This is an optimization exercise on Yosys and OpenROAD, whose aim is small area, a short achievable clock period and few clock cycles per item, not a production implementation.
Function was checked by simulation only, so behaviour that the tests miss may differ from the original.

Layout detail:
Bar = 10 um. Region (409, 409) to (439, 439) um. Cells in gray, sequential cells in the stronger gray; small squares are vias.
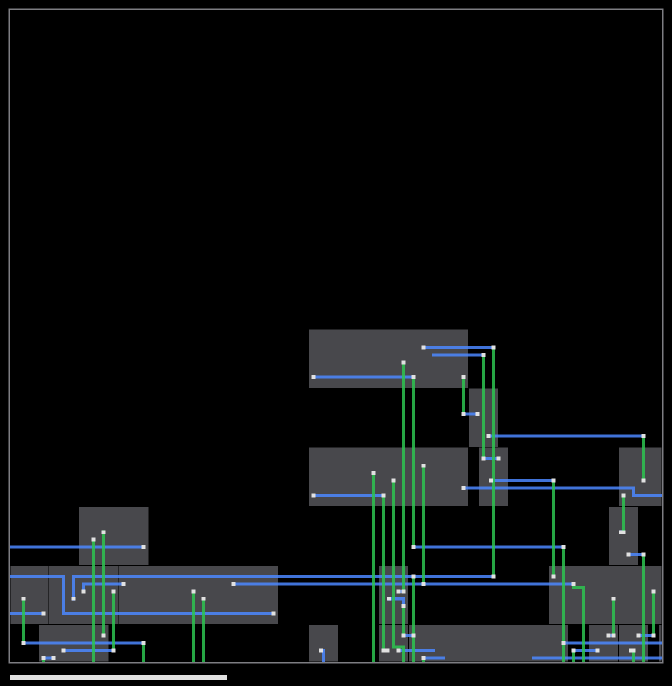
Where the registers sit:
Other sequential cells in the stronger gray, the rest of the logic in the fainter gray.
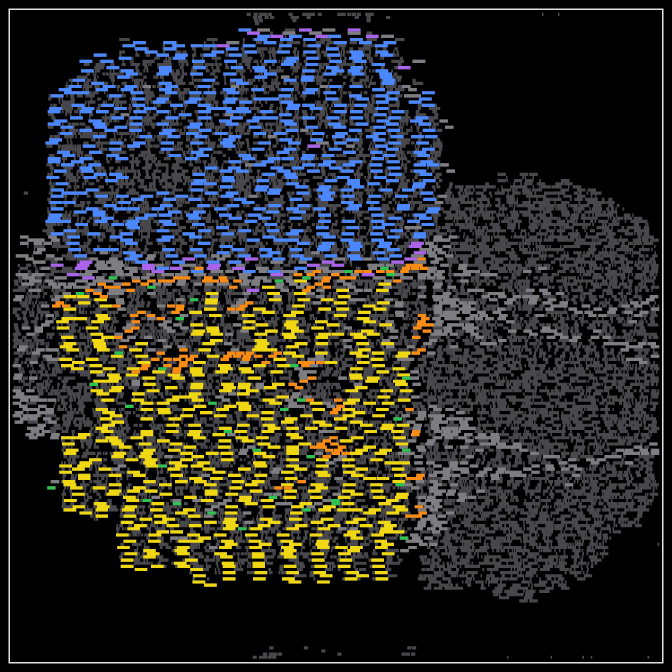
Placement view:
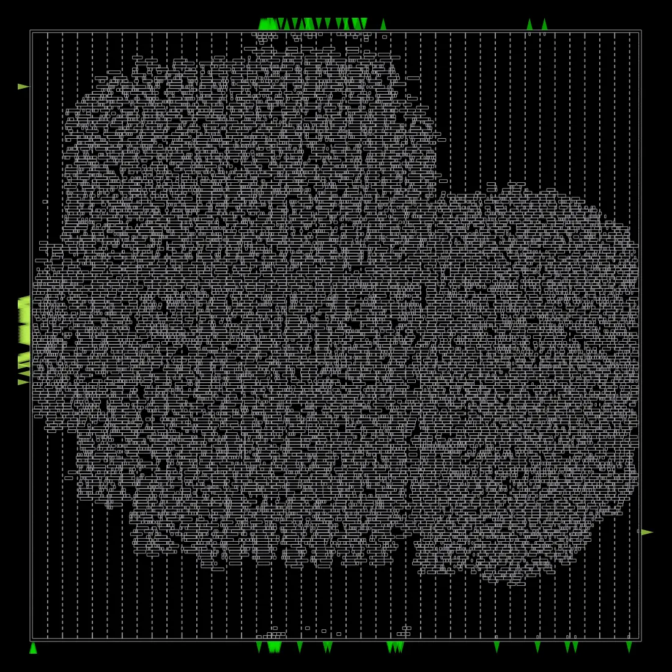
Signal wires on met2:
Bar = 200 um.
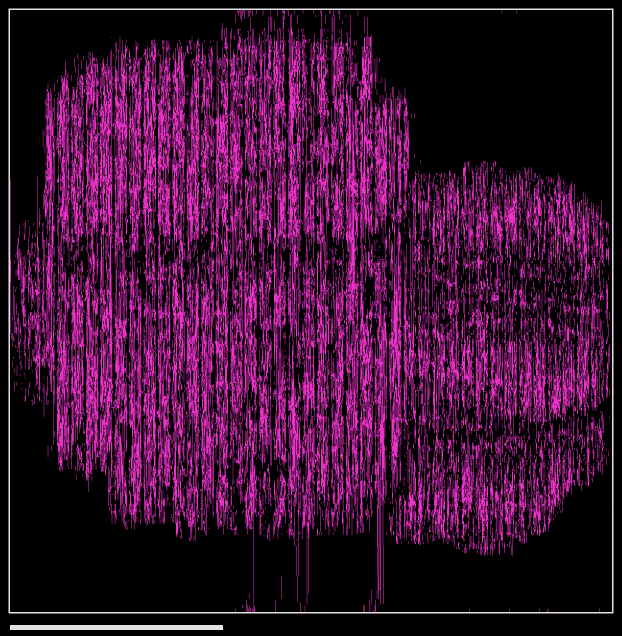
Routed metal per tile:
28 x 28 tiles, from dark blue (low) to red (high), scaled to the fullest tile. Values are wire area over tile area, all layers added.
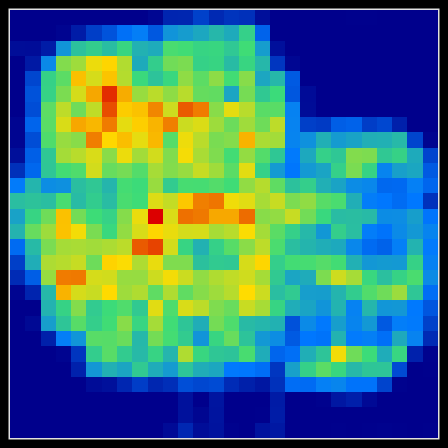
==> flow/design.v <==
module dpram( 
   douta, doutb,
   clka, addra, dina, wea, ena, clkb, addrb, dinb, web
   );
    parameter ADDR_WIDTH = 6;
    parameter DATA_WIDTH = 38;
    input clka;
    input [ADDR_WIDTH-1:0] addra;
    input [DATA_WIDTH-1:0] dina;
    input wea;
    input ena;
    output [DATA_WIDTH-1:0] douta;
    input clkb;
    input [ADDR_WIDTH-1:0] addrb;
    input [DATA_WIDTH-1:0] dinb;
    input web;
    output [DATA_WIDTH-1:0] doutb;
    reg [DATA_WIDTH-1:0] mem [0:(1<<ADDR_WIDTH)-1];
    reg [DATA_WIDTH-1:0] douta_q0;
    reg [DATA_WIDTH-1:0] douta_q1;
    reg [DATA_WIDTH-1:0] doutb_q0;
    reg [DATA_WIDTH-1:0] doutb_q1;
    assign douta = douta_q1;
    assign doutb = doutb_q1;
    always @ (posedge clka) begin
        if (ena) begin
            if (wea) begin
                mem[addra] <= dina;
            end
            douta_q0 <= mem[addra];
            douta_q1 <= douta_q0;
        end
        if (web) begin
            mem[addrb] <= dinb;
        end
        doutb_q0 <= mem[addrb];
        doutb_q1 <= doutb_q0;
    end
endmodule
module memory_mux ( 
   fft_rdataa, fft_rdatab, axis_mem2m_rdata,
   clk, axis_rx, axis_tx, wmem_id, rmem_id, fft_raddra, fft_raddrb,
   fft_waddra, fft_waddrb, fft_wdataa, fft_wdatab, fft_wea, fft_web,
   axis_s2mem_wea, axis_s2mem_waddra, axis_s2mem_wdataa,
   axis_s2mem_web, axis_s2mem_waddrb, axis_s2mem_wdatab,
   axis_mem2m_clken, axis_mem2m_raddr
   );
    parameter FFT_SIZE = 16;
    parameter SAMPLE_WIDTH = 16;
    input clk;
    input axis_rx;
    input axis_tx;
    input wmem_id;
    input rmem_id;
    input [$clog2(FFT_SIZE)-1:0] fft_raddra;
    input [$clog2(FFT_SIZE)-1:0] fft_raddrb;
    output [2*(SAMPLE_WIDTH + $clog2(FFT_SIZE)/2)-1:0] fft_rdataa;
    output [2*(SAMPLE_WIDTH + $clog2(FFT_SIZE)/2)-1:0] fft_rdatab;
    input [$clog2(FFT_SIZE)-1:0] fft_waddra;
    input [$clog2(FFT_SIZE)-1:0] fft_waddrb;
    input [2*(SAMPLE_WIDTH + $clog2(FFT_SIZE)/2)-1:0] fft_wdataa;
    input [2*(SAMPLE_WIDTH + $clog2(FFT_SIZE)/2)-1:0] fft_wdatab;
    input fft_wea;
    input fft_web;
    input axis_s2mem_wea;
    input [$clog2(FFT_SIZE)-1:0] axis_s2mem_waddra;
    input [2*(SAMPLE_WIDTH + $clog2(FFT_SIZE)/2)-1:0] axis_s2mem_wdataa;
    input axis_s2mem_web;
    input [$clog2(FFT_SIZE)-1:0] axis_s2mem_waddrb;
    input [2*(SAMPLE_WIDTH + $clog2(FFT_SIZE)/2)-1:0] axis_s2mem_wdatab;
    input axis_mem2m_clken;
    input [$clog2(FFT_SIZE)-1:0] axis_mem2m_raddr;
    output [2*(SAMPLE_WIDTH + $clog2(FFT_SIZE)/2)-1:0] axis_mem2m_rdata;
    reg [$clog2(FFT_SIZE)-1:0] mem0_addra;
    reg [2*(SAMPLE_WIDTH + $clog2(FFT_SIZE)/2)-1:0] mem0_dina;
    reg mem0_wea;
    reg mem0_ena;
    wire [2*(SAMPLE_WIDTH + $clog2(FFT_SIZE)/2)-1:0] mem0_douta;
    reg [$clog2(FFT_SIZE)-1:0] mem0_addrb;
    reg [2*(SAMPLE_WIDTH + $clog2(FFT_SIZE)/2)-1:0] mem0_dinb;
    reg mem0_web;
    wire [2*(SAMPLE_WIDTH + $clog2(FFT_SIZE)/2)-1:0] mem0_doutb;
    reg [$clog2(FFT_SIZE)-1:0] mem1_addra;
    reg [2*(SAMPLE_WIDTH + $clog2(FFT_SIZE)/2)-1:0] mem1_dina;
    reg mem1_wea;
    reg mem1_ena;
    wire [2*(SAMPLE_WIDTH + $clog2(FFT_SIZE)/2)-1:0] mem1_douta;
    reg [$clog2(FFT_SIZE)-1:0] mem1_addrb;
    reg [2*(SAMPLE_WIDTH + $clog2(FFT_SIZE)/2)-1:0]mem1_dinb;
    reg mem1_web;
    wire [2*(SAMPLE_WIDTH + $clog2(FFT_SIZE)/2)-1:0] mem1_doutb;
    assign axis_mem2m_rdata = mem0_douta;
    assign fft_rdataa = (rmem_id == 0) ? mem0_douta : mem1_douta;
    assign fft_rdatab = (rmem_id == 0) ? mem0_doutb : mem1_doutb;
    always @* begin
        mem0_addra = fft_raddra;
        mem0_dina = {2*(SAMPLE_WIDTH + $clog2(FFT_SIZE)/2){1'b0}};
        mem0_wea = 1'b0;
        mem0_ena = 1'b1;
        mem0_addrb = fft_raddrb;
        mem0_dinb = {2*(SAMPLE_WIDTH + $clog2(FFT_SIZE)/2){1'b0}};
        mem0_web = 1'b0;
        if (axis_rx) begin
            mem0_addra = axis_s2mem_waddra;
            mem0_dina = axis_s2mem_wdataa;
            mem0_wea = axis_s2mem_wea;
            mem0_addrb = axis_s2mem_waddrb;
            mem0_dinb = axis_s2mem_wdatab;
            mem0_web = axis_s2mem_web;
            mem0_ena = 1'b1;
        end
        else if (axis_tx) begin
            mem0_addra = axis_mem2m_raddr;
            mem0_dina = {2*(SAMPLE_WIDTH + $clog2(FFT_SIZE)/2){1'b0}};
            mem0_wea = 1'b0;
            mem0_ena = axis_mem2m_clken;
        end
        else if (wmem_id == 0) begin
            mem0_addra = fft_waddra;
            mem0_dina = fft_wdataa;
            mem0_wea = fft_wea;
            mem0_ena = 1'b1;
            mem0_addrb = fft_waddrb;
            mem0_dinb = fft_wdatab;
            mem0_web = fft_web;
        end
    end
    always @* begin
        if (wmem_id == 1) begin
            mem1_addra = fft_waddra;
            mem1_dina = fft_wdataa;
            mem1_wea = fft_wea;
            mem1_ena = 1'b1;
            mem1_addrb = fft_waddrb;
            mem1_dinb = fft_wdatab;
            mem1_web = fft_web;
        end
        else begin
            mem1_addra = fft_raddra;
            mem1_dina = {2*(SAMPLE_WIDTH + $clog2(FFT_SIZE)/2){1'b0}};
            mem1_wea = 1'b0;
            mem1_ena = 1'b1;
            mem1_addrb = fft_raddrb;
            mem1_dinb = {2*(SAMPLE_WIDTH + $clog2(FFT_SIZE)/2){1'b0}};
            mem1_web = 1'b0;
        end
    end
    dpram #(.ADDR_WIDTH($clog2(FFT_SIZE)), .DATA_WIDTH(2*(SAMPLE_WIDTH + $clog2(FFT_SIZE)/2))) mem0 (
        .clka(clk),
        .addra(mem0_addra),
        .dina(mem0_dina),
        .douta(mem0_douta),
        .wea(mem0_wea),
        .ena(mem0_ena),
        .clkb(clk),
        .addrb(mem0_addrb),
        .dinb(mem0_dinb),
        .doutb(mem0_doutb),
        .web(mem0_web)
    );
    dpram #(.ADDR_WIDTH($clog2(FFT_SIZE)), .DATA_WIDTH(2*(SAMPLE_WIDTH + $clog2(FFT_SIZE)/2))) mem1 (
        .clka(clk),
        .addra(mem1_addra),
        .dina(mem1_dina),
        .douta(mem1_douta),
        .wea(mem1_wea),
        .ena(mem1_ena),
        .clkb(clk),
        .addrb(mem1_addrb),
        .dinb(mem1_dinb),
        .doutb(mem1_doutb),
        .web(mem1_web)
    );
endmodule
module twiddle_rom( 
   twiddle,
   clk, twiddle_addr
   );
    parameter FFT_SIZE = 16;
    input clk;
    input [$clog2(FFT_SIZE/2)-1:0] twiddle_addr;
    output [50-1:0] twiddle;
    reg [50-1:0] rom_data;
    reg [50-1:0] twiddle_q0;
    reg [50-1:0] twiddle_q1;
    assign twiddle = twiddle_q1;
    always @* begin
        case (twiddle_addr)
            3'd0: rom_data = 50'h1fffcffff8001;
            3'd1: rom_data = 50'h1d9008a8b58c5;
            3'd2: rom_data = 50'h16a07ffff4afd;
            3'd3: rom_data = 50'h0c3ef757558c4;
            3'd4: rom_data = 50'h0000300018000;
            3'd5: rom_data = 50'h33c16b189baba;
            3'd6: rom_data = 50'h295fa95f80000;
            3'd7: rom_data = 50'h226feb1884546;
            default: rom_data = {50{1'b0}};
        endcase
    end
    always @ (posedge clk) begin
        twiddle_q0 <= rom_data;
        twiddle_q1 <= twiddle_q0;
    end
endmodule
module twiddle_multiplier( 
   out_real, out_imag,
   clk, in_real, in_imag, twiddle_real, twiddle_sum, twiddle_diff
   );
    parameter DATA_WIDTH = 44;
    parameter TWIDDLE_WIDTH = 50;
    input clk;
    input signed [DATA_WIDTH/2-1:0] in_real;
    input signed [DATA_WIDTH/2-1:0] in_imag;
    input signed [15:0] twiddle_real;
    input signed [16:0] twiddle_sum;
    input signed [16:0] twiddle_diff;
    output signed [DATA_WIDTH/2-1:0] out_real;
    output signed [DATA_WIDTH/2-1:0] out_imag;
    reg signed [DATA_WIDTH/2-1:0] in_real_q0;
    reg signed [DATA_WIDTH/2-1:0] in_imag_q0;
    reg signed [DATA_WIDTH/2-1:0] in_real_q1;
    reg signed [DATA_WIDTH/2-1:0] in_imag_q1;
    reg signed [15:0] twiddle_real_q0;
    reg signed [15:0] twiddle_real_q1;
    reg signed [DATA_WIDTH/2:0] pre_add0_q;
    reg signed [16:0] twiddle_sum_q0;
    reg signed [16:0] twiddle_diff_q0;
    reg signed [16:0] twiddle_sum_q1;
    reg signed [16:0] twiddle_diff_q1;
    reg signed [47:0] mult0_q;
    reg signed [47:0] mult1_q;
    reg signed [47:0] mult2_q;
    reg signed [47:0] post_add0_q;
    reg signed [47:0] post_add1_q;
    assign out_real = post_add0_q[36:15];
    assign out_imag = post_add1_q[36:15];
    always @ (posedge clk) begin
        in_real_q0 <= in_real;
        in_imag_q0 <= in_imag;
        in_real_q1 <= in_real_q0;
        in_imag_q1 <= in_imag_q0;
        twiddle_real_q0 <= twiddle_real;
        twiddle_real_q1 <= twiddle_real_q0;
        twiddle_diff_q0 <= twiddle_diff;
        twiddle_sum_q0 <= twiddle_sum;
        twiddle_diff_q1 <= twiddle_diff_q0;
        twiddle_sum_q1 <= twiddle_sum_q0;
    end
    always @ (posedge clk) begin
        pre_add0_q <= in_real_q0 + in_imag_q0;
    end
    always @ (posedge clk) begin
        mult0_q <= twiddle_real_q1 * pre_add0_q;
        mult1_q <= in_real_q1 * twiddle_diff_q1;
        mult2_q <= in_imag_q1 * twiddle_sum_q1;
    end
    always @ (posedge clk) begin
        post_add0_q <= mult0_q - mult2_q;
        post_add1_q <= mult0_q + mult1_q;
    end
endmodule
module butterfly( 
   fft_wdataa, fft_wdatab,
   clk, fft_rdataa, fft_rdatab, twiddle, scale
   );
    parameter FFT_SIZE = 16;
    parameter SAMPLE_WIDTH = 16;
    localparam DELAY_PIPE = 4;
    input clk;
    input [2*(SAMPLE_WIDTH + $clog2(FFT_SIZE)/2)-1:0] fft_rdataa;
    input [2*(SAMPLE_WIDTH + $clog2(FFT_SIZE)/2)-1:0] fft_rdatab;
    input [50-1:0] twiddle;
    output [2*(SAMPLE_WIDTH + $clog2(FFT_SIZE)/2)-1:0] fft_wdataa;
    output [2*(SAMPLE_WIDTH + $clog2(FFT_SIZE)/2)-1:0] fft_wdatab;
    input scale;
    reg [2*(SAMPLE_WIDTH + $clog2(FFT_SIZE)/2)-1:0] in1_q [DELAY_PIPE-1:0];
    wire signed [2*(SAMPLE_WIDTH + $clog2(FFT_SIZE)/2)/2-1:0] in1_real_delayed;
    wire signed [2*(SAMPLE_WIDTH + $clog2(FFT_SIZE)/2)/2-1:0] in1_imag_delayed;
    assign {in1_real_delayed, in1_imag_delayed} = in1_q[DELAY_PIPE-1];
    wire signed [2*(SAMPLE_WIDTH + $clog2(FFT_SIZE)/2)/2-1:0] in2_real;
    wire signed [2*(SAMPLE_WIDTH + $clog2(FFT_SIZE)/2)/2-1:0] in2_imag;
    assign {in2_real, in2_imag} = fft_rdatab;
    wire [15:0] twiddle_real;
    wire [16:0] twiddle_sum;
    wire [16:0] twiddle_diff;
    assign {twiddle_real, twiddle_sum, twiddle_diff} = twiddle;
    wire signed [2*(SAMPLE_WIDTH + $clog2(FFT_SIZE)/2)/2-1:0] twiddle_mult_real;
    wire signed [2*(SAMPLE_WIDTH + $clog2(FFT_SIZE)/2)/2-1:0] twiddle_mult_imag; 
    reg signed [2*(SAMPLE_WIDTH + $clog2(FFT_SIZE)/2)/2-1:0] out1_real;
    reg signed [2*(SAMPLE_WIDTH + $clog2(FFT_SIZE)/2)/2-1:0] out1_imag;
    reg signed [2*(SAMPLE_WIDTH + $clog2(FFT_SIZE)/2)/2-1:0] out2_real;
    reg signed [2*(SAMPLE_WIDTH + $clog2(FFT_SIZE)/2)/2-1:0] out2_imag;
    wire [2*(SAMPLE_WIDTH + $clog2(FFT_SIZE)/2)/2-1:0] out1_real_scaled;
    wire [2*(SAMPLE_WIDTH + $clog2(FFT_SIZE)/2)/2-1:0] out1_imag_scaled;
    wire [2*(SAMPLE_WIDTH + $clog2(FFT_SIZE)/2)/2-1:0] out2_real_scaled;
    wire [2*(SAMPLE_WIDTH + $clog2(FFT_SIZE)/2)/2-1:0] out2_imag_scaled;
    assign out1_real_scaled = scale ? {out1_real[2*(SAMPLE_WIDTH + $clog2(FFT_SIZE)/2)/2-1], out1_real[2*(SAMPLE_WIDTH + $clog2(FFT_SIZE)/2)/2-1:1]} : out1_real;
    assign out1_imag_scaled = scale ? {out1_imag[2*(SAMPLE_WIDTH + $clog2(FFT_SIZE)/2)/2-1], out1_imag[2*(SAMPLE_WIDTH + $clog2(FFT_SIZE)/2)/2-1:1]} : out1_imag;
    assign out2_real_scaled = scale ? {out2_real[2*(SAMPLE_WIDTH + $clog2(FFT_SIZE)/2)/2-1], out2_real[2*(SAMPLE_WIDTH + $clog2(FFT_SIZE)/2)/2-1:1]} : out2_real;
    assign out2_imag_scaled = scale ? {out2_imag[2*(SAMPLE_WIDTH + $clog2(FFT_SIZE)/2)/2-1], out2_imag[2*(SAMPLE_WIDTH + $clog2(FFT_SIZE)/2)/2-1:1]} : out2_imag;
    assign fft_wdataa = {out1_real_scaled, out1_imag_scaled};
    assign fft_wdatab = {out2_real_scaled, out2_imag_scaled};
    integer i;
    always @ (posedge clk) begin
        in1_q[0] <= fft_rdataa;
        for (i=0; i<DELAY_PIPE-1; i=i+1) begin
            in1_q[i+1] <= in1_q[i];
        end
    end
    always @ (posedge clk) begin
        out1_real <= in1_real_delayed + twiddle_mult_real;
        out1_imag <= in1_imag_delayed + twiddle_mult_imag;
        out2_real <= in1_real_delayed - twiddle_mult_real;
        out2_imag <= in1_imag_delayed - twiddle_mult_imag;
    end
    twiddle_multiplier m0
    (   
     .out_real				(twiddle_mult_real),
     .out_imag				(twiddle_mult_imag),
     .clk				(clk),
     .in_real				(in2_real),
     .in_imag				(in2_imag),
     .twiddle_real			(twiddle_real),
     .twiddle_sum			(twiddle_sum),
     .twiddle_diff          (twiddle_diff)
     );
endmodule
module address_gen ( 
   addr_gen_busy, fft_raddra, fft_raddrb, fft_waddra, fft_waddrb,
   fft_wea, fft_web, fft_data_valid, twiddle_addr,
   clk, reset, addr_gen_go, fft_level
   );
    parameter FFT_SIZE = 16;
    localparam BFLY_LATENCY = 7;
    input clk, reset;
    input addr_gen_go;
    output addr_gen_busy;
    input [$clog2($clog2(FFT_SIZE))-1:0] fft_level;
    output [$clog2(FFT_SIZE)-1:0] fft_raddra;
    output [$clog2(FFT_SIZE)-1:0] fft_raddrb;
    output [$clog2(FFT_SIZE)-1:0] fft_waddra;
    output [$clog2(FFT_SIZE)-1:0] fft_waddrb;
    output fft_wea;
    output fft_web;
    output fft_data_valid;
    output [$clog2(FFT_SIZE)-2:0] twiddle_addr;
    reg [$clog2(FFT_SIZE)-2:0] bfly_count_q;
    reg [$clog2(FFT_SIZE)-1:0] fft_waddra_q [BFLY_LATENCY-1:0];
    reg [$clog2(FFT_SIZE)-1:0] fft_waddrb_q [BFLY_LATENCY-1:0];
    wire [$clog2(FFT_SIZE)-1:0] raddra_shift;
    wire [$clog2(FFT_SIZE)-1:0] raddrb_shift;
    reg [BFLY_LATENCY-1:0] fft_data_valid_q;
    assign raddra_shift = {bfly_count_q, 1'b0};
    assign raddrb_shift = {bfly_count_q, 1'b1};
    assign fft_raddra = ((raddra_shift << fft_level) | (raddra_shift >> ($clog2(FFT_SIZE)-fft_level))) & {$clog2(FFT_SIZE){1'b1}};
    assign fft_raddrb = ((raddrb_shift << fft_level) | (raddrb_shift >> ($clog2(FFT_SIZE)-fft_level))) & {$clog2(FFT_SIZE){1'b1}};
    assign fft_waddra = fft_waddra_q[BFLY_LATENCY-1];
    assign fft_waddrb = fft_waddrb_q[BFLY_LATENCY-1];
    assign fft_data_valid = fft_data_valid_q[BFLY_LATENCY-1];
    assign fft_wea = fft_data_valid;
    assign fft_web = fft_data_valid;
    reg [$clog2(FFT_SIZE)-1:0] twiddle_mask;
    assign twiddle_addr = bfly_count_q & twiddle_mask[$clog2(FFT_SIZE)-2:0];
    assign addr_gen_busy = addr_gen_state_q == COUNTING;
    reg addr_gen_state_q;
    localparam IDLE=0,
        COUNTING=1;
    always @ (posedge clk) begin
        if (reset) begin
            addr_gen_state_q <= IDLE;
        end else begin
            case(addr_gen_state_q)
                IDLE: begin
                    addr_gen_state_q <= addr_gen_go ? COUNTING : IDLE;
                end
                COUNTING: begin
                    addr_gen_state_q <= &bfly_count_q ? IDLE : COUNTING;
                end
            endcase
        end
    end
    always @ (posedge clk) begin
        if (reset) begin
            bfly_count_q <= {($clog2(FFT_SIZE)-1){1'b0}};
            twiddle_mask <= {$clog2(FFT_SIZE){1'b0}};
        end else
        case (addr_gen_state_q)
            IDLE: begin
                twiddle_mask <= addr_gen_go ? {1'b1, twiddle_mask[$clog2(FFT_SIZE)-1:1]} : twiddle_mask;
            end
            COUNTING: begin
                bfly_count_q <= bfly_count_q + 1'b1;
                if (&bfly_count_q && fft_level == ($clog2(FFT_SIZE)-1)) begin
                    twiddle_mask <= {$clog2(FFT_SIZE){1'b0}};
                end
            end
        endcase
    end
    integer i;
    always @ (posedge clk) begin
        fft_waddra_q[0] <= fft_raddra;
        fft_waddrb_q[0] <= fft_raddrb;
        fft_data_valid_q[0] <= addr_gen_state_q == COUNTING;
        for (i=0; i<BFLY_LATENCY-1; i=i+1) begin
            fft_waddra_q[i+1] <= fft_waddra_q[i];
            fft_waddrb_q[i+1] <= fft_waddrb_q[i];
            fft_data_valid_q[i+1] <= fft_data_valid_q[i];
        end
    end
endmodule
module axis_bram_slave( 
   axis_bram_slave_busy, axis_s2mem_waddra, axis_s2mem_wdataa,
   axis_s2mem_wea, axis_s2mem_waddrb, axis_s2mem_wdatab,
   axis_s2mem_web, axis_win2fft_tready,
   clk, reset, axis_bram_slave_go, axis_win2fft_tvalid,
   axis_win2fft_tlast, axis_win2fft_tdata, axis_win2fft_tkeep
   );
    parameter FFT_SIZE = 16;
    parameter SAMPLE_WIDTH = 16;
    input clk, reset;
    input axis_bram_slave_go;
    output axis_bram_slave_busy;
    output [$clog2(FFT_SIZE)-1:0] axis_s2mem_waddra; 
    output [2*(SAMPLE_WIDTH + $clog2(FFT_SIZE)/2)-1:0] axis_s2mem_wdataa;
    output axis_s2mem_wea;
    output [$clog2(FFT_SIZE)-1:0] axis_s2mem_waddrb; 
    output [2*(SAMPLE_WIDTH + $clog2(FFT_SIZE)/2)-1:0] axis_s2mem_wdatab;
    output axis_s2mem_web;
    assign axis_s2mem_web = 1'b0;
    assign axis_s2mem_waddrb = {$clog2(FFT_SIZE){1'b0}};
    assign axis_s2mem_wdatab = {2*(SAMPLE_WIDTH + $clog2(FFT_SIZE)/2){1'b0}};
    input axis_win2fft_tvalid;
    input axis_win2fft_tlast;
    input [SAMPLE_WIDTH-1:0] axis_win2fft_tdata;
    input [SAMPLE_WIDTH/8-1:0] axis_win2fft_tkeep;
    output axis_win2fft_tready;
    assign axis_bram_slave_busy = axis_bram_s_state_q != IDLE;
    assign axis_win2fft_tready = axis_bram_s_state_q == WRITE;
    assign axis_s2mem_wea = axis_win2fft_tready & axis_win2fft_tvalid;
    assign axis_s2mem_wdataa = {{(2*(SAMPLE_WIDTH + $clog2(FFT_SIZE)/2)/2 - SAMPLE_WIDTH){axis_win2fft_tdata[SAMPLE_WIDTH-1]}}, axis_win2fft_tdata, {2*(SAMPLE_WIDTH + $clog2(FFT_SIZE)/2)/2{1'b0}}};
    reg [$clog2(FFT_SIZE)-1:0] counter_q;
    generate
        for (genvar i=0; i<$clog2(FFT_SIZE); i=i+1) begin
            assign axis_s2mem_waddra[i] = counter_q[$clog2(FFT_SIZE)-1-i];
        end
    endgenerate
    localparam IDLE = 0,
        WRITE = 1;
    reg axis_bram_s_state_q;
    always @ (posedge clk) begin
        if (reset) begin
            axis_bram_s_state_q <= IDLE;
        end else begin
            case (axis_bram_s_state_q)
                IDLE: begin
                    if (axis_bram_slave_go) begin
                        axis_bram_s_state_q <= WRITE;
                    end
                    counter_q <= {$clog2(FFT_SIZE){1'b0}};
                end
                WRITE: begin
                    counter_q <=  axis_win2fft_tvalid ? counter_q + 1'b1 : counter_q;
                    if ((counter_q == FFT_SIZE-1) && axis_win2fft_tvalid) begin
                        axis_bram_s_state_q <= IDLE;
                    end
                end
            endcase
        end
    end
endmodule
module axis_bram_master( 
   axis_bram_master_busy, axis_mem2m_raddr, axis_mem2m_clken,
   m_axis_tvalid, m_axis_tlast, m_axis_tdata, m_axis_tkeep,
   clk, reset, axis_bram_master_go, axis_mem2m_rdata, m_axis_tready
   );
    parameter SAMPLE_WIDTH = 16;
    parameter FFT_SIZE = 16;
    parameter REAL_INPUT = 1;
    input clk, reset;
    input axis_bram_master_go;
    output axis_bram_master_busy;
    output reg [$clog2(FFT_SIZE)-1:0] axis_mem2m_raddr;
    output axis_mem2m_clken;
    input [2*(SAMPLE_WIDTH + $clog2(FFT_SIZE)/2)-1:0] axis_mem2m_rdata;
    output m_axis_tvalid;
    output m_axis_tlast;
    output [(1 << $clog2(2*(SAMPLE_WIDTH + $clog2(FFT_SIZE)/2)))-1:0] m_axis_tdata;
    output [(1 << $clog2(2*(SAMPLE_WIDTH + $clog2(FFT_SIZE)/2)))/8-1:0] m_axis_tkeep;
    input m_axis_tready;
    wire [(1 << $clog2(2*(SAMPLE_WIDTH + $clog2(FFT_SIZE)/2)))/2-1:0] data_r;
    wire [(1 << $clog2(2*(SAMPLE_WIDTH + $clog2(FFT_SIZE)/2)))/2-1:0] data_i;
    localparam IDLE = 6'b000001,
        READING0    = 6'b000010,
        READING1    = 6'b000100,
        READ_SEND   = 6'b001000,
        SEND0       = 6'b010000,
        SEND1       = 6'b100000;
    (* fsm_encoding = "one_hot" *) reg [5:0] axis_master_state_q;
    wire done_reading;
    assign done_reading = (REAL_INPUT == 1) ? (axis_mem2m_raddr == FFT_SIZE/2) : &axis_mem2m_raddr;  
    assign axis_bram_master_busy = axis_master_state_q != IDLE;
    assign m_axis_tkeep = {(1 << $clog2(2*(SAMPLE_WIDTH + $clog2(FFT_SIZE)/2)))/8{1'b1}};  
    assign data_r = { {((1 << $clog2(2*(SAMPLE_WIDTH + $clog2(FFT_SIZE)/2)))/2-2*(SAMPLE_WIDTH + $clog2(FFT_SIZE)/2)/2){axis_mem2m_rdata[2*(SAMPLE_WIDTH + $clog2(FFT_SIZE)/2)-1]}}, axis_mem2m_rdata[2*(SAMPLE_WIDTH + $clog2(FFT_SIZE)/2)-1:2*(SAMPLE_WIDTH + $clog2(FFT_SIZE)/2)/2] };
    assign data_i = { {((1 << $clog2(2*(SAMPLE_WIDTH + $clog2(FFT_SIZE)/2)))/2-2*(SAMPLE_WIDTH + $clog2(FFT_SIZE)/2)/2){axis_mem2m_rdata[2*(SAMPLE_WIDTH + $clog2(FFT_SIZE)/2)/2-1]}}, axis_mem2m_rdata[2*(SAMPLE_WIDTH + $clog2(FFT_SIZE)/2)/2-1:0] };
    assign m_axis_tdata = {data_i, data_r};  
    assign m_axis_tvalid = (axis_master_state_q == READ_SEND) | (axis_master_state_q == SEND0) | (axis_master_state_q == SEND1);
    assign m_axis_tlast = axis_master_state_q == SEND1;
    assign axis_mem2m_clken = m_axis_tvalid ? m_axis_tready : 1'b1;  
    always @ (posedge clk) begin
        if (reset) begin
            axis_master_state_q <= IDLE;
        end else begin
            case (axis_master_state_q)
                IDLE: begin
                    if (axis_bram_master_go) begin
                        axis_master_state_q <= READING0;
                    end
                end
                READING0: begin
                    axis_master_state_q <= READING1;
                end
                READING1: begin
                    axis_master_state_q <= READ_SEND;
                end
                READ_SEND: begin
                    if (done_reading & m_axis_tready) begin
                        axis_master_state_q <= SEND0;
                    end
                end
                SEND0: begin
                    if (m_axis_tready) begin
                        axis_master_state_q <= SEND1;
                    end
                end
                SEND1: begin
                    if (m_axis_tready) begin
                        axis_master_state_q <= IDLE;
                    end
                end
            endcase
        end
    end
    always @ (posedge clk) begin
        case (axis_master_state_q)
            IDLE: begin
                axis_mem2m_raddr <= {$clog2(FFT_SIZE){1'b0}};
            end
            READING0: begin
                axis_mem2m_raddr <= axis_mem2m_raddr + 1'b1;
            end
            READING1: begin
                axis_mem2m_raddr <= axis_mem2m_raddr + 1'b1;
            end
            READ_SEND: begin
                axis_mem2m_raddr <= m_axis_tready ? axis_mem2m_raddr + 1'b1 : axis_mem2m_raddr;
            end
        endcase
    end
endmodule
module fft_top_ctrl( 
   fft_busy, axis_bram_slave_go, addr_gen_go, axis_bram_master_go,
   fft_level, wmem_id, rmem_id, axis_rx, axis_tx,
   clk, reset, fft_go, axis_bram_slave_busy, addr_gen_busy,
   fft_data_valid, axis_bram_master_busy
   );
    parameter FFT_SIZE = 16;
    localparam BFLY_LATENCY = 6;  
    input clk, reset;
    input fft_go;
    output fft_busy;
    input axis_bram_slave_busy;
    output reg axis_bram_slave_go;
    input addr_gen_busy;
    output reg addr_gen_go;
    input fft_data_valid;
    input axis_bram_master_busy;
    output reg axis_bram_master_go;
    output reg [$clog2($clog2(FFT_SIZE))-1:0] fft_level;
    assign fft_busy = (fft_top_state_q != IDLE);
    output wmem_id;
    output rmem_id;
    output axis_rx;
    output axis_tx;
    assign rmem_id = fft_level[0];
    assign wmem_id = ~fft_level[0];
    assign axis_rx = (fft_top_state_q == AXIS_READ);
    assign axis_tx = (fft_top_state_q == AXIS_SEND);
    localparam IDLE = 0,
        CLEAR = 1,
        AXIS_READ = 2,
        COMPUTE = 3,
        FLUSH_PIPE = 4,
        AXIS_SEND = 5;
    reg [2:0] fft_top_state_q;
    always @ (posedge clk) begin
        if (reset) begin
            fft_top_state_q <= IDLE;
        end else begin
            case (fft_top_state_q)
                IDLE: begin
                    fft_top_state_q <= fft_go ? AXIS_READ : IDLE;
                end
                AXIS_READ: begin
                    fft_top_state_q <= axis_bram_slave_busy ? AXIS_READ : COMPUTE;
                end
                COMPUTE: begin
                    fft_top_state_q <= addr_gen_busy ? COMPUTE : FLUSH_PIPE; 
                end
                FLUSH_PIPE: begin
                    if (~fft_data_valid) begin
                        fft_top_state_q <= (fft_level == $clog2(FFT_SIZE)-1) ? AXIS_SEND : COMPUTE;
                    end
                end
                AXIS_SEND: begin
                    fft_top_state_q <= axis_bram_master_busy ? AXIS_SEND : IDLE;
                end
            endcase
        end
    end
    always @ (posedge clk) begin
        case (fft_top_state_q)
            IDLE: begin
                fft_level <= {$clog2(FFT_SIZE){1'b0}};
            end
            FLUSH_PIPE: begin
                if (~fft_data_valid) begin
                    fft_level <= fft_level + 1'b1;
                end
            end
        endcase
    end
    always @* begin
        axis_bram_slave_go = 1'b0;
        addr_gen_go = 1'b0;
        axis_bram_master_go = 1'b0;
        case (fft_top_state_q)
            IDLE: begin
                if (fft_go) begin
                    axis_bram_slave_go = 1'b1;
                end
            end
            AXIS_READ: begin
                if (~axis_bram_slave_busy) begin
                    addr_gen_go = 1'b1;
                end
            end
            COMPUTE: begin
            end
            FLUSH_PIPE: begin
                if (~fft_data_valid) begin
                    addr_gen_go = (fft_level == $clog2(FFT_SIZE)-1) ? 1'b0 : 1'b1;
                    axis_bram_master_go = (fft_level == $clog2(FFT_SIZE)-1) ? 1'b1 : 1'b0;
                end
            end
        endcase
    end
endmodule
module fft_wrapper( 
   m_axis_tvalid, m_axis_tlast, m_axis_tkeep, m_axis_tdata, fft_busy,
   axis_win2fft_tready,
   m_axis_tready, fft_go, clk, axis_win2fft_tvalid,
   axis_win2fft_tlast, axis_win2fft_tkeep, axis_win2fft_tdata, reset
   );
    parameter FFT_SIZE = 16;
    parameter SAMPLE_WIDTH = 16;
    parameter REAL_INPUT = 1;
    input reset;
    input [SAMPLE_WIDTH-1:0] axis_win2fft_tdata; 
    input [SAMPLE_WIDTH/8-1:0] axis_win2fft_tkeep; 
    input		axis_win2fft_tlast;	 
    input		axis_win2fft_tvalid;	 
    input		clk;			 
    input		fft_go;			 
    input		m_axis_tready;		 
    output		axis_win2fft_tready;	 
    output		fft_busy;		 
    output [(1 << $clog2(2*(SAMPLE_WIDTH + $clog2(FFT_SIZE)/2)))-1:0] m_axis_tdata;	 
    output [(1 << $clog2(2*(SAMPLE_WIDTH + $clog2(FFT_SIZE)/2)))/8-1:0] m_axis_tkeep;	 
    output		m_axis_tlast;		 
    output		m_axis_tvalid;		 
    wire		addr_gen_busy;		 
    wire		addr_gen_go;		 
    wire		axis_bram_master_busy;	 
    wire		axis_bram_master_go;	 
    wire		axis_bram_slave_busy;	 
    wire		axis_bram_slave_go;	 
    wire		axis_mem2m_clken;	 
    wire [$clog2(FFT_SIZE)-1:0] axis_mem2m_raddr;	 
    wire [2*(SAMPLE_WIDTH + $clog2(FFT_SIZE)/2)-1:0] axis_mem2m_rdata;	 
    wire		axis_rx;		 
    wire [$clog2(FFT_SIZE)-1:0] axis_s2mem_waddra;	 
    wire [$clog2(FFT_SIZE)-1:0] axis_s2mem_waddrb;	 
    wire [2*(SAMPLE_WIDTH + $clog2(FFT_SIZE)/2)-1:0] axis_s2mem_wdataa;	 
    wire [2*(SAMPLE_WIDTH + $clog2(FFT_SIZE)/2)-1:0] axis_s2mem_wdatab;	 
    wire		axis_s2mem_wea;		 
    wire		axis_s2mem_web;		 
    wire		axis_tx;		 
    wire		fft_data_valid;		 
    wire [$clog2($clog2(FFT_SIZE))-1:0] fft_level;	 
    wire [$clog2(FFT_SIZE)-1:0]	fft_raddra;		 
    wire [$clog2(FFT_SIZE)-1:0]	fft_raddrb;		 
    wire [2*(SAMPLE_WIDTH + $clog2(FFT_SIZE)/2)-1:0] fft_rdataa;		 
    wire [2*(SAMPLE_WIDTH + $clog2(FFT_SIZE)/2)-1:0] fft_rdatab;		 
    wire [$clog2(FFT_SIZE)-1:0]	fft_waddra;		 
    wire [$clog2(FFT_SIZE)-1:0]	fft_waddrb;		 
    wire [2*(SAMPLE_WIDTH + $clog2(FFT_SIZE)/2)-1:0] fft_wdataa;		 
    wire [2*(SAMPLE_WIDTH + $clog2(FFT_SIZE)/2)-1:0] fft_wdatab;		 
    wire		fft_wea;		 
    wire		fft_web;		 
    wire		rmem_id;		 
    wire [50-1:0] twiddle;		 
    wire [$clog2(FFT_SIZE)-2:0]	twiddle_addr;		 
    wire		wmem_id;		 
    wire scale = fft_level[0];
    fft_top_ctrl #( 
		   .FFT_SIZE		(FFT_SIZE)) top_ctrl
    ( 
     .fft_busy				(fft_busy),
     .axis_bram_slave_go		(axis_bram_slave_go),
     .addr_gen_go			(addr_gen_go),
     .axis_bram_master_go		(axis_bram_master_go),
     .fft_level				(fft_level[$clog2($clog2(FFT_SIZE))-1:0]),
     .wmem_id				(wmem_id),
     .rmem_id				(rmem_id),
     .axis_rx				(axis_rx),
     .axis_tx				(axis_tx),
     .clk				(clk),
     .reset				(reset),
     .fft_go				(fft_go),
     .axis_bram_slave_busy		(axis_bram_slave_busy),
     .addr_gen_busy			(addr_gen_busy),
     .fft_data_valid			(fft_data_valid),
     .axis_bram_master_busy		(axis_bram_master_busy));
    butterfly #( 
		.FFT_SIZE		(FFT_SIZE),
		.SAMPLE_WIDTH		(SAMPLE_WIDTH)) bfu
    ( 
     .fft_wdataa			(fft_wdataa[2*(SAMPLE_WIDTH + $clog2(FFT_SIZE)/2)-1:0]),
     .fft_wdatab			(fft_wdatab[2*(SAMPLE_WIDTH + $clog2(FFT_SIZE)/2)-1:0]),
     .clk				(clk),
     .fft_rdataa			(fft_rdataa[2*(SAMPLE_WIDTH + $clog2(FFT_SIZE)/2)-1:0]),
     .fft_rdatab			(fft_rdatab[2*(SAMPLE_WIDTH + $clog2(FFT_SIZE)/2)-1:0]),
     .twiddle				(twiddle[50-1:0]),
     .scale				(scale));
    address_gen #( 
		  .FFT_SIZE		(FFT_SIZE)) agu
    ( 
     .addr_gen_busy			(addr_gen_busy),
     .fft_raddra			(fft_raddra[$clog2(FFT_SIZE)-1:0]),
     .fft_raddrb			(fft_raddrb[$clog2(FFT_SIZE)-1:0]),
     .fft_waddra			(fft_waddra[$clog2(FFT_SIZE)-1:0]),
     .fft_waddrb			(fft_waddrb[$clog2(FFT_SIZE)-1:0]),
     .fft_wea				(fft_wea),
     .fft_web				(fft_web),
     .fft_data_valid			(fft_data_valid),
     .twiddle_addr			(twiddle_addr[$clog2(FFT_SIZE)-2:0]),
     .clk				(clk),
     .reset				(reset),
     .addr_gen_go			(addr_gen_go),
     .fft_level				(fft_level[$clog2($clog2(FFT_SIZE))-1:0]));
    memory_mux #( 
		 .FFT_SIZE		(FFT_SIZE),
		 .SAMPLE_WIDTH		(SAMPLE_WIDTH)) mem
    ( 
     .fft_rdataa			(fft_rdataa[2*(SAMPLE_WIDTH + $clog2(FFT_SIZE)/2)-1:0]),
     .fft_rdatab			(fft_rdatab[2*(SAMPLE_WIDTH + $clog2(FFT_SIZE)/2)-1:0]),
     .axis_mem2m_rdata			(axis_mem2m_rdata[2*(SAMPLE_WIDTH + $clog2(FFT_SIZE)/2)-1:0]),
     .clk				(clk),
     .axis_rx				(axis_rx),
     .axis_tx				(axis_tx),
     .wmem_id				(wmem_id),
     .rmem_id				(rmem_id),
     .fft_raddra			(fft_raddra[$clog2(FFT_SIZE)-1:0]),
     .fft_raddrb			(fft_raddrb[$clog2(FFT_SIZE)-1:0]),
     .fft_waddra			(fft_waddra[$clog2(FFT_SIZE)-1:0]),
     .fft_waddrb			(fft_waddrb[$clog2(FFT_SIZE)-1:0]),
     .fft_wdataa			(fft_wdataa[2*(SAMPLE_WIDTH + $clog2(FFT_SIZE)/2)-1:0]),
     .fft_wdatab			(fft_wdatab[2*(SAMPLE_WIDTH + $clog2(FFT_SIZE)/2)-1:0]),
     .fft_wea				(fft_wea),
     .fft_web				(fft_web),
     .axis_s2mem_wea			(axis_s2mem_wea),
     .axis_s2mem_waddra			(axis_s2mem_waddra[$clog2(FFT_SIZE)-1:0]),
     .axis_s2mem_wdataa			(axis_s2mem_wdataa[2*(SAMPLE_WIDTH + $clog2(FFT_SIZE)/2)-1:0]),
     .axis_s2mem_web			(axis_s2mem_web),
     .axis_s2mem_waddrb			(axis_s2mem_waddrb[$clog2(FFT_SIZE)-1:0]),
     .axis_s2mem_wdatab			(axis_s2mem_wdatab[2*(SAMPLE_WIDTH + $clog2(FFT_SIZE)/2)-1:0]),
     .axis_mem2m_clken			(axis_mem2m_clken),
     .axis_mem2m_raddr			(axis_mem2m_raddr[$clog2(FFT_SIZE)-1:0]));
    twiddle_rom #( 
		  .FFT_SIZE		(FFT_SIZE)) twiddles
    ( 
     .twiddle				(twiddle[50-1:0]),
     .clk				(clk),
     .twiddle_addr			(twiddle_addr[$clog2(FFT_SIZE/2)-1:0]));
    axis_bram_master #( 
		       .SAMPLE_WIDTH	(SAMPLE_WIDTH),
		       .FFT_SIZE	(FFT_SIZE),
		       .REAL_INPUT	(REAL_INPUT)) axis_master
    ( 
     .axis_bram_master_busy		(axis_bram_master_busy),
     .axis_mem2m_raddr			(axis_mem2m_raddr[$clog2(FFT_SIZE)-1:0]),
     .axis_mem2m_clken			(axis_mem2m_clken),
     .m_axis_tvalid			(m_axis_tvalid),
     .m_axis_tlast			(m_axis_tlast),
     .m_axis_tdata			(m_axis_tdata[(1 << $clog2(2*(SAMPLE_WIDTH + $clog2(FFT_SIZE)/2)))-1:0]),
     .m_axis_tkeep			(m_axis_tkeep[(1 << $clog2(2*(SAMPLE_WIDTH + $clog2(FFT_SIZE)/2)))/8-1:0]),
     .clk				(clk),
     .reset				(reset),
     .axis_bram_master_go		(axis_bram_master_go),
     .axis_mem2m_rdata			(axis_mem2m_rdata[2*(SAMPLE_WIDTH + $clog2(FFT_SIZE)/2)-1:0]),
     .m_axis_tready			(m_axis_tready));
    axis_bram_slave #( 
		      .FFT_SIZE		(FFT_SIZE),
		      .SAMPLE_WIDTH	(SAMPLE_WIDTH)) axis_slave
    ( 
     .axis_bram_slave_busy		(axis_bram_slave_busy),
     .axis_s2mem_waddra			(axis_s2mem_waddra[$clog2(FFT_SIZE)-1:0]),
     .axis_s2mem_wdataa			(axis_s2mem_wdataa[2*(SAMPLE_WIDTH + $clog2(FFT_SIZE)/2)-1:0]),
     .axis_s2mem_wea			(axis_s2mem_wea),
     .axis_s2mem_waddrb			(axis_s2mem_waddrb[$clog2(FFT_SIZE)-1:0]),
     .axis_s2mem_wdatab			(axis_s2mem_wdatab[2*(SAMPLE_WIDTH + $clog2(FFT_SIZE)/2)-1:0]),
     .axis_s2mem_web			(axis_s2mem_web),
     .axis_win2fft_tready		(axis_win2fft_tready),
     .clk				(clk),
     .reset				(reset),
     .axis_bram_slave_go		(axis_bram_slave_go),
     .axis_win2fft_tvalid		(axis_win2fft_tvalid),
     .axis_win2fft_tlast		(axis_win2fft_tlast),
     .axis_win2fft_tdata		(axis_win2fft_tdata[SAMPLE_WIDTH-1:0]),
     .axis_win2fft_tkeep		(axis_win2fft_tkeep[SAMPLE_WIDTH/8-1:0]));
endmodule
==> flow/run.sh <==
#!/bin/bash
# synth_recipe.tcl (not shown) runs the flow's synth.tcl, then flattens the netlist and writes it again
# the make line also repeats each setting of config.mk as NAME=value (left out here)
make -C /OpenROAD-flow-scripts/flow DESIGN_CONFIG=/design/flow/config.mk WORK_HOME=/design/flow/orfs CLKGATE_MAP_FILE= SYNTH_SCRIPT=/design/flow/synth_recipe.tcl finish
==> flow/config.mk <==
export PLATFORM = sky130hd
export DESIGN_NAME = fft_wrapper
export DESIGN_NICKNAME = fft_wrapper
export VERILOG_FILES = /design/flow/design.v
export SDC_FILE = /design/flow/constraint.sdc
export NUM_CORES = 4
export LEC_CHECK = 0
export CAP_MARGIN = 20
export CORE_MARGIN = 2
export CORE_UTILIZATION = 40
export PLACE_DENSITY = 0.6
export SLEW_MARGIN = 20
==> flow/constraint.sdc <==
create_clock -name core_clock -period 10.0 [get_ports {clk}]
set_input_delay 2.0000 -clock core_clock [delete_from_list [all_inputs] [get_ports {clk}]]
set_output_delay 2.0000 -clock core_clock [all_outputs]
set_load 0.01 [all_outputs]
==> flow_summary.json <==
{
  "postCtsSetupBuffers": 0,
  "grt_max_degree": 193,
  "cts-root-buf": "clkbuf_16",
  "synthTopCellsByArea": "edfxtp_1 (29%), fa_1 (14%), dfxtp_1 (13%), nand2_1 (6.4%), mux4_2 (5.1%)",
  "slew_headroom_pct": 19.3,
  "grt_antenna_before_repair": 28,
  "synth-seq-cells": 2055,
  "cts_resized": 0,
  "yosysTopAreaCellShare_pct": 29.0,
  "cpLargestDelayFamily": "adder cells",
  "wl_mm": 404,
  "grt_util_all_layers_pct": 25.2,
  "cts_tree": "built",
  "dp.cells": 15805,
  "die_area_sq_um": 320000,
  "end_kind": "flop",
  "clk_latency_ns": 0.92,
  "grt_pass1_wl_mm": 593,
  "required_ns": 10.66,
  "initial_core_util_pct": 40.1,
  "overflow": 0,
  "status": "timing/DRC/antenna clean",
  "synth.largest_area_cell": "edfxtp_1",
  "crit_path_frequent_cell": "fa_1",
  "multiInputGateArea_sq_um": 65300,
  "synth_edf_count": 1216,
  "rsz0062_at_grt": "false",
  "finalHoldViolations": 0,
  "worstSetupPathType": "reg -> reg",
  "numCtsBuffers": 218,
  "area_growth_syn_to_layout_pct": 9.10,
  "dp_slack_ns": 2.61,
  "grt_pass1_vias": 89858,
  "drv_slew": 0
}
Testbench counts, summed over its fixed seeds: cycles 6,008, frames 64.
About 'layout detail':
metal 2: in green. metal 1: in blue.
Sequential cells in the window: 0. Most frequent: inv_1 (8), fa_1 (5), xnor2_1 (2). 16 logic cells have their middle in the window.

About 'where the registers sit':
mem.mem1.douta_q0: in green, sequential cells 36. mem.mem0.douta_q0: in purple, sequential cells 35. mem.mem0.mem: in blue, sequential cells 560. bfu.in1_q: in orange, sequential cells 144. mem.mem1.mem: in yellow, sequential cells 576.
fraction of area in registers: 38.8%
FF/Latch Area: 53300 sq um

About 'placement view':
non-filler instance count after layout: 16218
seq_cells: 2055
fin util: 43.8%
Rows: 206
FILL cells: 29430

About 'signal wires on met2':
The longest straight run is 148 um. The layer holds 45% of the routed length. 10296 nets have wire on it. The wires run mostly vertical.
DR vias: 90369
grt met2 use: 39.9%

About 'routed metal per tile':
The mean over all tiles is 0.22. The fullest tile reaches 0.62. The emptiest ninth of the die: north-east. 24% of the tiles are nearly empty. The densest ninth of the die: center.

## worst reg2reg max path, delay by kind of cell, from the launching register on
kind	cells	cell delay, ns
fa+ha+maj	7	3.25
compound gates	6	1.77
flops	1	0.84
buf+inv	5	0.83
simple gates	3	0.69
## registers in the layout, summed over array words and instances (netlist names), 36 cells and up
name,cells
mem.mem1.mem,576
mem.mem1.doutb_q0,36
mem.mem1.douta_q0,36
mem.mem1.douta_q1,36
mem.mem1.doutb_q1,36
bfu.in1_q,144
mem.mem0.mem,560
## worst paths after layout
kind                              startpoint                    end  slack, ns  cells after the start
setup reg to reg  bfu.m0.twiddle_diff_q1[14]     bfu.m0.mult1_q[32]       2.44                     21
setup / recovery  bfu.m0.twiddle_diff_q1[14]     bfu.m0.mult1_q[32]       2.44                     21
hold reg to reg        mem.mem1.douta_q0[32]  mem.mem1.douta_q1[32]       0.28                      0
hold / removal         mem.mem1.douta_q0[32]  mem.mem1.douta_q1[32]       0.28                      0
## synth_stat cells (56+ instances only)
master / number
nand2_1: 2136
edfxtp_1: 1216
inv_1: 1150
fa_1: 879
dfxtp_1: 839
a21oi_1: 726
o21ai_0: 663
clkbuf_1: 647
nor2_1: 617
ha_1: 416
and2_1: 357
nand3_1: 331
mux4_2: 284
a211oi_1: 267
mux2i_1: 213
nor2b_1: 201
xnor2_1: 179
buf_2: 168
a311oi_1: 144
a31oi_1: 117
mux2_2: 71
and3_1: 66
a21o_1: 56
## through the flow
| stage | utilization (%) | hold WS [ns] |
|---|---|---|
| 2_1_floorplan | - | 0.310 |
| 3_3_place_gp | 41.5 | 0.309 |
| 3_5_place_dp | 41.5 | 0.312 |
| 4_1_cts | 43.8 | 0.279 |
| 5_1_grt | 43.8 | 0.294 |
| 6_report | 43.8 | 0.275 |
## kinds of logic (layout without fill, tap and decap cells)
| group | count (synthesis) | count (layout) | share of synthesized area (%) |
|---|---|---|---|
| muxes | 569 | 569 | 7.41 |
| other | 1 | 22 | 0.00297 |
| and+or+nand+nor | 3906 | 3906 | 13.7 |
| adders and majority gates | 1296 | 1296 | 18.1 |
| buffers and inverters | 2068 | 1786 | 6.48 |
| DFF | 2055 | 2055 | 42.3 |
| xor gates and xnor gates | 233 | 233 | 1.62 |
| AOI/OAI and AO/OA | 2191 | 2191 | 10.4 |
## final cells by class
type,count,area share [%]
multi-input combinational,8203,47.5
clock buffer,306,4.69
timing repair buffer,236,1.53
inverter,1151,3.14
antenna,14,0.0255
tap,4160,3.78
sequential,2055,38.8
clock inverter,93,0.585
## metal layers
metal  vias up  track usage (%)  routed length, um
met4        18             13.5              25400
met1     44317             32.7             156000
met5         -                0                121
met3       967             4.90              40000
li1      40785                -                  -
met2      4282             39.9             183000

-- port drivers added, routing unchanged --
The flow's constraints put no driver on any port. The routed layout listed below was extracted and timed again, unchanged, in two steps. Step 1 sets driving cells, clkbuf_16 on the clock port and buf_2 on the other inputs (assumed; they add their load-dependent delay and slew). Step 2 adds t to the input delays and takes it off the output delays; t is the mean of the earliest and latest rising clock arrival at the registers after step 1. Input paths then give back, and output paths get back, about the clock's delay inside the block. a / b / c = no drivers / after step 1 / after step 2; a / b = the first two.
t (ns): 0.954
slack for setup (ns): 2.436 / 2.436 / 2.436
hold WS [ns]: 0.275 / 0.275 / 0.275
pins driven straight from the clock port: 1
After both steps setup and hold are still met in this run. For this run, drivers alone change the setup slack by 0.000 ns; drivers and shift together by 0.000 ns.
